Background: an optimization exercise with open tools, aiming at small area. Do not read the settings as production practice. Function was checked by simulation only, so behaviour that the tests miss may differ from the original. Power figures rest on the tool's default switching activity, not on a simulated workload.

==> flow/design.v <==
module seg7(bcd,leds);
	input [3:0] bcd;
	output reg [6:0] leds;
	always @(bcd)
		case (bcd)
			0: leds = 7'b1000000;
			1: leds = 7'b1111001;
			2: leds = 7'b0100100;
			3: leds = 7'b0110000;
			4: leds = 7'b0011001;
			5: leds = 7'b0010010;
			6: leds = 7'b0000010;
			7: leds = 7'b1111000;
			8: leds = 7'b0000000;
			9: leds = 7'b0010000;
			10:leds = 7'b0001000;
			11:leds = 7'b0000011;
			12:leds = 7'b1000110;
			13:leds = 7'b0100001;
			14:leds = 7'b0000110;
			15:leds = 7'b0001110;
			default: leds = 7'b1111111;
		endcase
endmodule
module score_disp(
	input [12:0] score,
	output [6:0] hex_0,
	output [6:0] hex_1,
	output [6:0] hex_2,
	output [6:0] hex_3
);
seg7 h0(score%10,hex_0);
seg7 h1(score/10%10,hex_1);
seg7 h2(score/100%10,hex_2);
seg7 h3(score/1000%10,hex_3);
endmodule
module hvsync_generator(
	input clk,
	input reset,
	output vga_h_sync, 
	output vga_v_sync,
	output reg inDisplayArea,
	output reg [9:0] CounterX,
	output reg [8:0] CounterY
);
wire CounterXmaxed = (CounterX==10'h2FF);
always @(posedge clk)
if(reset || CounterXmaxed)
	CounterX <= 0;
else
	CounterX <= CounterX + 1;
always @(posedge clk)
if(reset) CounterY <= 0;
else if(CounterXmaxed) CounterY <= CounterY + 1;
reg	vga_HS, vga_VS;
always @(posedge clk)
begin
	vga_HS <= (CounterX[9:4]==6'h2D);  
	vga_VS <= (CounterY==500); 		  
	if (reset) begin
		vga_HS <= 0;
		vga_VS <= 0;
	end
end
always @(posedge clk)
if(reset)
	inDisplayArea <= 0;
else if(inDisplayArea==0)
	inDisplayArea <= (CounterXmaxed) && (CounterY<480);
else
	inDisplayArea <= !(CounterX==639);
assign vga_h_sync = ~vga_HS;
assign vga_v_sync = ~vga_VS;
endmodule
module bullets(
	input [9:0] x,
	input [8:0] y,
	input [9:0] player_x,
	input [9:0] player_y,
	input clk,
	input reset,
	output reg do_draw,
	output reg hit_player
);
parameter X_MIN = 20;
parameter X_MAX = 600;
parameter Y_MIN = 20;
parameter Y_MAX = 400;
parameter NUM_BULLETS = 6;
parameter BULLETS_RESET_DIST = 95;
parameter MOV_BITS = 13;  
reg [9:0] bullets_x[NUM_BULLETS-1:0];
reg [9:0] bullets_y[NUM_BULLETS-1:0];
reg [7:0] bullets_size[NUM_BULLETS-1:0];
reg [7:0] bullets_vel_x[NUM_BULLETS-1:0];
reg [7:0] bullets_vel_y[NUM_BULLETS-1:0];
reg bullets_do_reset[NUM_BULLETS-1:0];  
reg [MOV_BITS-1:0] mov_ctr;
reg [7:0] rand_ctr;
reg [3:0] i;
reg found;
reg do_hit_player;
always @(posedge clk) begin
	mov_ctr <= mov_ctr + 1;
	if (mov_ctr == 0) begin
		rand_ctr = rand_ctr + 1;
		for (i = 0; i < NUM_BULLETS; i = i + 1) begin
			bullets_x[i] <= bullets_x[i] + bullets_vel_x[i];
			bullets_y[i] <= bullets_y[i] + bullets_vel_y[i];
			if (bullets_x[i] > X_MAX) begin
				bullets_x[i] <= X_MIN;
				bullets_do_reset[i] <= 0;
			end
			if (bullets_x[i] < X_MIN) begin
				bullets_x[i] <= X_MAX;
				bullets_do_reset[i] <= 0;
			end
			if (bullets_y[i] > Y_MAX) begin
				bullets_y[i] <= Y_MIN;
				bullets_do_reset[i] <= 0;
			end
			if (bullets_y[i] < Y_MIN) begin
				bullets_y[i] <= Y_MAX;
				bullets_do_reset[i] <= 0;
			end
			if (reset == 1) begin
				bullets_x[i] <= i*BULLETS_RESET_DIST + 5;
				bullets_y[i] <= Y_MIN + 5;
				bullets_do_reset[i] <= 0;
			end
			if (bullets_do_reset[i] == 0) begin
				bullets_size[i] <= ((rand_ctr%70)+10);
				bullets_vel_x[i] <= ((rand_ctr^(i*21))%7);
				bullets_vel_y[i] <= ((~rand_ctr^(i*35))%7);
				bullets_do_reset[i] <= 1;
			end
			if (bullets_vel_x[i] == 0 && bullets_vel_y[i] == 0) begin
				bullets_do_reset[i] <= 0;
			end
		end
	end
	found <= 0;
	do_hit_player <= 0;
	for (i = 0; i < NUM_BULLETS; i = i + 1) begin
		if ((x > bullets_x[i] ) && 
			 (x < bullets_x[i] + bullets_size[i] ) && 
			 (y > bullets_y[i] ) &&
			 (y < bullets_y[i] + bullets_size[i])) begin
			found <= 1;
		end
		if (player_x > bullets_x[i] && player_x < bullets_x[i] + bullets_size[i] &&
			 player_y > bullets_y[i] && player_y < bullets_y[i] + bullets_size[i]) begin
			do_hit_player <= 1; 
		end
	end
	do_draw <= found;
	hit_player <= do_hit_player;
	if (reset == 1) begin
		mov_ctr <= 0;
		rand_ctr = 0;
		for (i = 0; i < NUM_BULLETS; i = i + 1) begin
			bullets_x[i] <= i*BULLETS_RESET_DIST + 5;
			bullets_y[i] <= Y_MIN + 5;
			bullets_size[i] <= 0;
			bullets_vel_x[i] <= 0;
			bullets_vel_y[i] <= 0;
			bullets_do_reset[i] <= 0;
		end
		found <= 0;
		do_hit_player <= 0;
		do_draw <= 0;
		hit_player <= 0;
	end
end
endmodule
module dodge_game(
	input clk,
	input [3:0] keys_in,
	input reset,
	output vga_h_sync,
	output vga_v_sync, 
	output reg [3:0] vga_R, 
	output reg [3:0] vga_G, 
	output reg [3:0] vga_B,
	output [6:0] hex_0,
	output [6:0] hex_1,
	output [6:0] hex_2,
	output [6:0] hex_3
);
parameter RIGHT = 0;
parameter UP = 1;
parameter DOWN = 2;
parameter LEFT = 3;
parameter X_MIN = 20;
parameter X_MAX = 600;
parameter Y_MIN = 20;
parameter Y_MAX = 400;
parameter MOV_BITS = 1;  
wire inDisplayArea;
wire [9:0] x;
wire [8:0] y;
wire sur_x;
wire sur_y;
assign sur_x = x > X_MIN-1 && x < X_MAX+1;
assign sur_y = y > Y_MIN-1 && y < Y_MAX+1;
hvsync_generator syncgen(
	.clk(clk), 
	.reset(reset),
	.vga_h_sync(vga_h_sync), 
	.vga_v_sync(vga_v_sync),
   .inDisplayArea(inDisplayArea), 
	.CounterX(x), 
	.CounterY(y)
);
wire do_draw_red;
wire hit_player;
bullets bs( 
	.x(x),
	.y(y),
	.player_x(player_x),
	.player_y(player_y),
	.clk(clk),
	.reset(reset),
	.do_draw(do_draw_red),
	.hit_player(hit_player)
);
score_disp disp(
	.score(score_ctr),
	.hex_0(hex_0),
	.hex_1(hex_1),
	.hex_2(hex_2),
	.hex_3(hex_3)
);
reg [9:0] player_x;
reg [9:0] player_y;
reg [MOV_BITS-1:0] mov_ctr;
reg game_over;
wire R,G,B;
assign R = do_draw_red;
assign G = (x > player_x - 5) && (x < player_x + 10 - 5) && (y > player_y - 5) && (y < player_y + 10 - 5);
assign B = (x == X_MIN && y > Y_MIN && y < Y_MAX) || (x == X_MAX && y > Y_MIN && y < Y_MAX) ||
				(y == Y_MIN && x > X_MIN && x < X_MAX) || (y == Y_MAX && x > X_MIN && x < X_MAX);
reg [12:0] score_ctr;
reg [7:0] score_delay_ctr;
always @(posedge clk) begin
	if (reset == 1) begin
		game_over <= 0;
		player_x <= X_MAX/2 + X_MIN;
		player_y <= Y_MAX/2 + Y_MIN;
		score_ctr = 0;
	end else begin
		if (hit_player == 1) begin
			game_over <= 1;
		end
	end
	mov_ctr = mov_ctr + 1;
	if (mov_ctr == 0) begin
		score_delay_ctr = score_delay_ctr + 1;
		if (score_delay_ctr % 64 == 0) begin
			if (game_over == 0 && reset == 0) begin
				score_ctr = score_ctr + 1;
			end
		end
		if (keys_in[RIGHT] == 0) begin
			player_x <= player_x + 1;
		end
		if (keys_in[LEFT] == 0) begin
			player_x <= player_x - 1;
		end
		if (keys_in[UP] == 0) begin
			player_y <= player_y - 1;
		end
		if (keys_in[DOWN] == 0) begin
			player_y <= player_y + 1;
		end
	end
	if (player_x > X_MAX) begin
		player_x <= X_MIN;
	end
	if (player_x < X_MIN) begin
		player_x <= X_MAX;
	end
	if (player_y > Y_MAX) begin
		player_y <= Y_MIN;
	end
	if (player_y < Y_MIN) begin
		player_y <= Y_MAX;
	end
	vga_R[0] <= R & sur_x & sur_y;
	vga_R[1] <= R & sur_x & sur_y;
	vga_R[2] <= R & sur_x & sur_y;
	vga_R[3] <= R & sur_x & sur_y;
	vga_G[0] <= G & sur_x & sur_y & ~game_over;
	vga_G[1] <= G & sur_x & sur_y & ~game_over;
	vga_G[2] <= G & sur_x & sur_y & ~game_over;
	vga_G[3] <= G & sur_x & sur_y & ~game_over;
	vga_B[0] <= B & sur_x & sur_y;
	vga_B[1] <= B & sur_x & sur_y;
	vga_B[2] <= B & sur_x & sur_y;
	vga_B[3] <= B & sur_x & sur_y;
	if (reset == 1) begin
		mov_ctr = 0;
		score_delay_ctr = 0;
		vga_R <= 0;
		vga_G <= 0;
		vga_B <= 0;
	end
end
endmodule
==> flow/run.sh <==
#!/bin/bash
# synth_recipe.tcl (not shown) runs the flow's synth.tcl, then flattens the netlist and writes it again
# the make line also repeats each setting of config.mk as NAME=value (left out here)
make -C /OpenROAD-flow-scripts/flow DESIGN_CONFIG=/design/flow/config.mk WORK_HOME=/design/flow/orfs CLKGATE_MAP_FILE= SYNTH_SCRIPT=/design/flow/synth_recipe.tcl finish
==> flow/config.mk <==
export PLATFORM = sky130hd
export DESIGN_NAME = dodge_game
export DESIGN_NICKNAME = dodge_game
export VERILOG_FILES = /design/flow/design.v
export SDC_FILE = /design/flow/constraint.sdc
export NUM_CORES = 4
export LEC_CHECK = 0
export CAP_MARGIN = 20
export CORE_MARGIN = 2
export CORE_UTILIZATION = 40
export SLEW_MARGIN = 20
==> flow/constraint.sdc <==
create_clock -name core_clock -period 15.0 [get_ports {clk}]
set_input_delay 3.0000 -clock core_clock [delete_from_list [all_inputs] [get_ports {clk}]]
set_output_delay 3.0000 -clock core_clock [all_outputs]
set_load 0.01 [all_outputs]
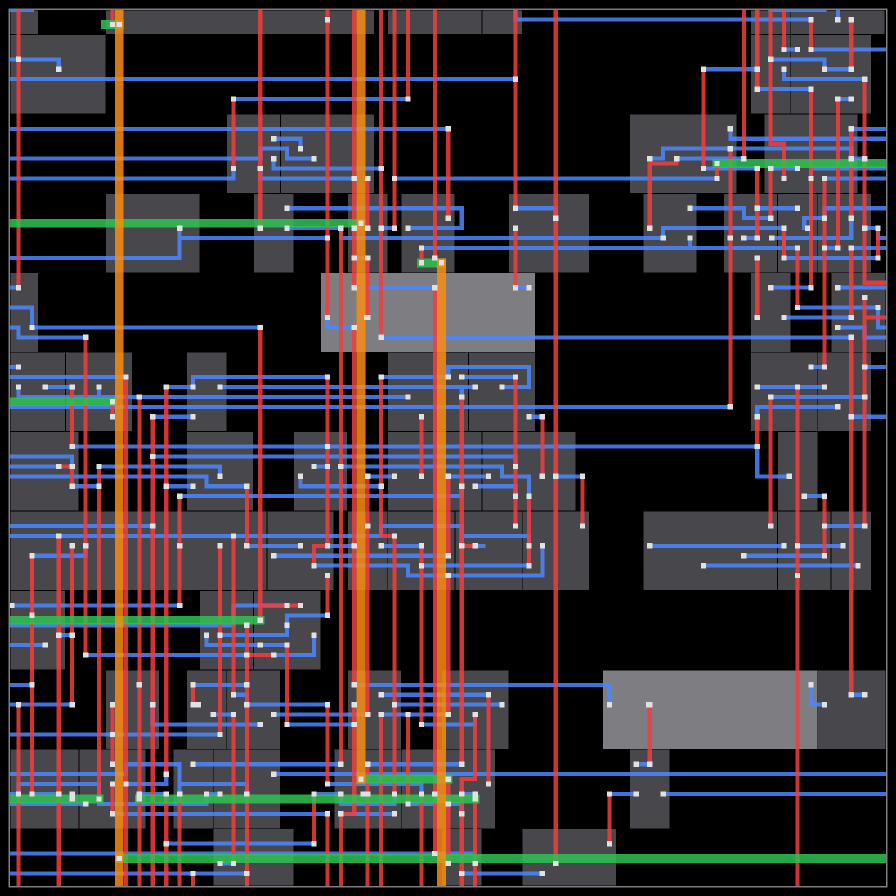
*A small window of the routed layout*
Window x 74 to 104, y 251 to 281 um. Cells in gray, sequential cells in the stronger gray; small squares are vias.
- M2: red
- M4: orange
- M3: green
- M1: blue
- cells with their middle in the window: 61
- sequential cells in the window: 2
- most frequent: nand2_1 (6), nor2_1 (4), o21ai_0 (4)
- netlist names of flops here include: score_ctr (2)

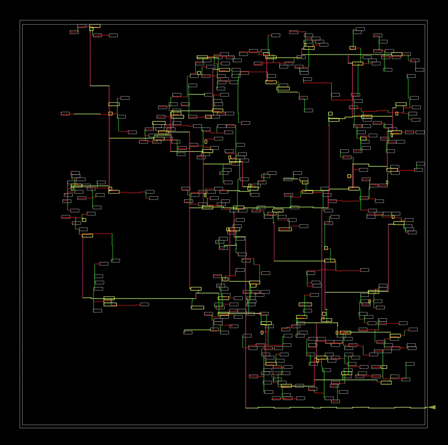
*Clock nets*
Worst-Skew Late Latency: 0.66 ns
P_clk: 1.25 mW
clkbuf count: 62

==> summary.md <==
| Metric | Value |
|---|---|
| Status | complete, no violations |
| Share of layout cells above drive strength 1 | about 5.8% |
| PortBufs | 47 |
| Tightest Pin Transition | about 1.1 ns |
| TritonCTS buffer count | 48 |
| Setup CP Type | reg2out |
| Die area | 126000 um^2 |
| Final WS setup | ~0.67 ns |
| Critical Path Sink | hex_1[0] |
| Cells after Synth | around 6600 |
| Fillcell total | around 12000 |
| Synth-to-layout area growth | 8.58% |
| Global Route Usage Sum | between 20% and 30% |
| Asr flop ratio synth | 0% |
| Maximum vdd drop | between 100 and 150 uV |
| Sink Count | 360 |
| Gate power share | approximately three fifths |
| Top-area cell type share of the netlist area | between 10% and 20% |
| Hold_buf cts | 0 |
| Leakage | approximately 23 nW |
| CP Data Arrival Time | ~11 ns |
| Hold Crit Class | reg2reg |
| Final GP Congestion | ~0.91 |
| Synth top area cells | ha_1 20%, dfxtp_1 15%, a21oi_1 6.4% |
| Initial antenna violation count | 1 |
| DR WL/cell | approximately 20 um |
| Dpl cell area | between 50000 and 60000 um^2 |
| Fin. max-slew vios | 0 |
| Core area | between 100000 and 150000 um^2 |
| Fin crit share | a little over nine tenths |
| Psw | roughly 3.6 mW |
| Worst-path fanout max | 13 |
| First-pass GRT wire length | ~260 mm |
| Die X | about 350 um |
| Cell with the largest stage delay on the worst path | clkdlybuf4s50_1 |
| R2R depth | 35 |
| Max-Cap Viols | 0 |
| Initial DRT Pass Iterations | 5 |
| Area leader, netlist | ha_1 |
| Critical Path Start | score_ctr[11]$_DFF_P_ |
| Power Internal | 3.78 mW |
| Design area | around 53000 um^2 |
| Setup Slack @ Placement | about 0.27 ns |
| Crit path time final | 14.33 ns |
| R2r setup slk | around 4.9 ns |
| Max incr delay on CP | 0.56 ns |
| Power Dens Cells | about 140 nW/um^2 |
| DRC | 0 |
| Row cnt | roughly 130 |
| Sequential share of the synthesized area | 14.7% |
| H-Tree Depth | 2 |
| Vias post-DR | 48600 |
| Die Span Y | around 350 um |
| Worst-case clock buffer depth | 3 |
| Fmax | about 70 MHz |
| Clock Skew | 0.0306 ns |
| Critical path endpoint category | output port |
| Final setup fails | 0 |
| Post-DP HPWL | between 100 and 150 mm |
| Starting DRT DRC Count | approximately 3600 |
| EDFF count, synth | 0 |
| Top_reg_cell synth | dfxtp_1 |
| Nets@finish | between 7000 and 8000 |
| Most frequent cells after synthesis | 782 x ha_1, 633 x a21oi_1, 597 x nor2_1 |
| Mean number of vias per cell | 5.92 |
| Reg2reg end | bs.bullets_vel_x[3][6]$_SDFFE_PP0P_ |
| Clock transition at path regs | approximately 0.050 ns |
| Gr ovfl total | 0 |
| Share of power burned in registers | 21.1% |
| Switching Share | about half |
| Yosys reg bits | between 300 and 400 |
| Drt total wl | about 160 mm |
| Initial Util | 40.3% |
| CTS tree | built |
| Post-Syn Area | between 40000 and 50000 um^2 |
| Largest net degree at the start of global routing | 73 |
| Clock root buffer | clkbuf_16 |
| Required time of the critical path | 12.00 ns |
| Relative slew slack | between 20% and 30% |
| Vias in the first global route | about 45000 |
| Hold Crit Depth | 1 |
| Final ANT Viol Nets | 0 |
| Clock power share | 17.0% |
| Distinct cells, synth | 134 |
| Syn Area/Cell | around 7.4 um^2 |
| Top-count cell post-synth | ha_1 |
| Crit path top cell by count | inv_1 |
| I/O pins | 48 |
| Final hold vios | 0 |
| Reg-to-Reg Start | bs.rand_ctr[1]$_SDFFE_PP0N_ |
| Worst setup SP type | register |
| Number of synthesis warnings | 14 |
worst min path at each step:
stage / startpoint / end / slack, ns
global route: bs.found$_SDFF_PP0_ / bs.do_draw$_SDFF_PP0_ / 0.47
floorplan: bs.hit_player$_SDFF_PP0_ / game_over$_SDFFE_PP0P_ / 0.41
detailed placement: bs.found$_SDFF_PP0_ / bs.do_draw$_SDFF_PP0_ / 0.43
global placement: bs.hit_player$_SDFF_PP0_ / game_over$_SDFFE_PP0P_ / 0.42
finish: bs.found$_SDFF_PP0_ / bs.do_draw$_SDFF_PP0_ / 0.44
CTS: bs.found$_SDFF_PP0_ / bs.do_draw$_SDFF_PP0_ / 0.44
layout make-up:
cell class	instances	area (um^2)	area share [%]
antenna	1	2.50	0.00469
clock buffer	62	1330	2.50
clock inverter	25	329	0.617
inverter	344	1290	2.42
multi-input combinational	5629	39900	74.7
sequential	360	7210	13.5
tap	1625	2030	3.81
timing repair buffer	153	1270	2.39
cells in the final DEF, fill, tap and decap left out, drive strengths merged, types with 41 or more instances in the layout:
master         instances
ha                   782
a21oi                634
nor2                 599
nand2                532
o21ai                429
dfxtp                360
xnor2                356
inv                  338
nand3                178
nor3                 173
nand2b               163
a21o                 159
nor2b                150
a211oi               133
xor2                 127
buf                  107
a31oi                 93
nand4                 82
o21bai                78
o21a                  71
clkbuf                62
mux2i                 59
o211ai                55
and3                  54
nor4                  54
o22ai                 47
clkdlybuf4s50         46
o31ai                 45
and2                  42
or3                   41
metal layers:
metal,wire (um),vias up,GRT usage (%),share of wire (%)
met1,73900,23000,33.3,45
met3,8960,288,2.31,5.5
li1,-,23900,-,-
met4,6180,0,9.43,3.8
met2,73600,1386,41.9,45
met5,0,-,0,0
stage by stage:
| step | power [mW] | TNS [ns] | util, % | cells | hold WS, ns |
|---|---|---|---|---|---|
| 4_1_cts | 7.34 | 0 | 43.6 | 8191 | 0.438 |
| 3_5_place_dp | 6.05 | 0 | 42.1 | 8098 | 0.426 |
| 5_1_grt | 8.05 | -0.00742 | 43.8 | 8198 | 0.471 |
| 3_3_place_gp | 5.93 | 0 | 42.1 | 8098 | 0.416 |
| 2_1_floorplan | 4.83 | 0 | - | 6614 | 0.411 |
| 6_report | 7.35 | 0 | 43.8 | 8199 | 0.440 |
repair_timing:
item,CTS,global route
pin swaps,2,6
buffers inserted,6,7
gates resized for setup,6,36
setup endpoints to repair,7,13
flip-flops by register name, summed over array words and instances (netlist names), 10 cells and up:
signal and flops:
player_x 10, bs.bullets_size 48, player_y 10, bs.bullets_vel_x 48
score_ctr 13, bs.bullets_vel_y 48, bs.bullets_x 60, syncgen.CounterX 10
bs.bullets_y 60, bs.mov_ctr 13
logic make-up (layout without fill, tap and decap cells):
family,count (synthesis),after routing,share of synthesized area (%)
other,2,14,0.0153
muxes,84,84,1.80
DFF,360,360,14.7
and+or+nand+nor,2172,2172,21.7
adders and majority gates,831,831,21.4
buffers and inverters,625,584,5.05
AOI/OAI and AO/OA,2046,2046,26.7
xor gates and xnor gates,483,483,8.66
power by group through the flow:
stage	clock network, mW	logic [mW]	registers (mW)
after floorplan	0	3.40	1.43
after global placement	0	4.37	1.56
after detailed placement	0	4.48	1.56
after CTS	1.28	4.52	1.55
after global routing	1.31	5.15	1.58
final	1.25	4.55	1.55
critical path, delay by kind of cell, from the launching register on:
| family | cells | cell delay (ns) |
|---|---|---|
| adder cells (fa/ha/maj) | 3 | 0.73 |
| AND/OR/NAND/NOR | 18 | 4.54 |
| flip-flops | 1 | 0.33 |
| XOR/XNOR | 2 | 0.44 |
| AO/OA/AOI/OAI | 14 | 3.29 |
| buffers and inverters | 7 | 1.30 |

-- port drivers added, routing unchanged --
No port has a modelled driver above. Below, the same layout with a new extraction and two added sets of constraints. Step 1 (the two cells are an assumption about what drives the block):
set clk [get_ports {clk}]
set_driving_cell -lib_cell sky130_fd_sc_hd__clkbuf_16 $clk
set_driving_cell -lib_cell sky130_fd_sc_hd__buf_2 [delete_from_list [all_inputs] $clk]
Step 2 also shifts input and output timing later by t, the mid clock arrival at the registers, as if the neighbouring blocks saw the same clock. Slacks: ideal ports / drivers / drivers and shift; pairs: ideal ports / drivers.
shift t [ns]: 0.716
setup WS [ns]: 0.668 / 0.594 / 1.311
worst setup path after step 2: register to output
After both steps this run still meets setup and hold. The setup slack of this run moves by -0.074 ns with the drivers and by +0.643 ns with both steps.
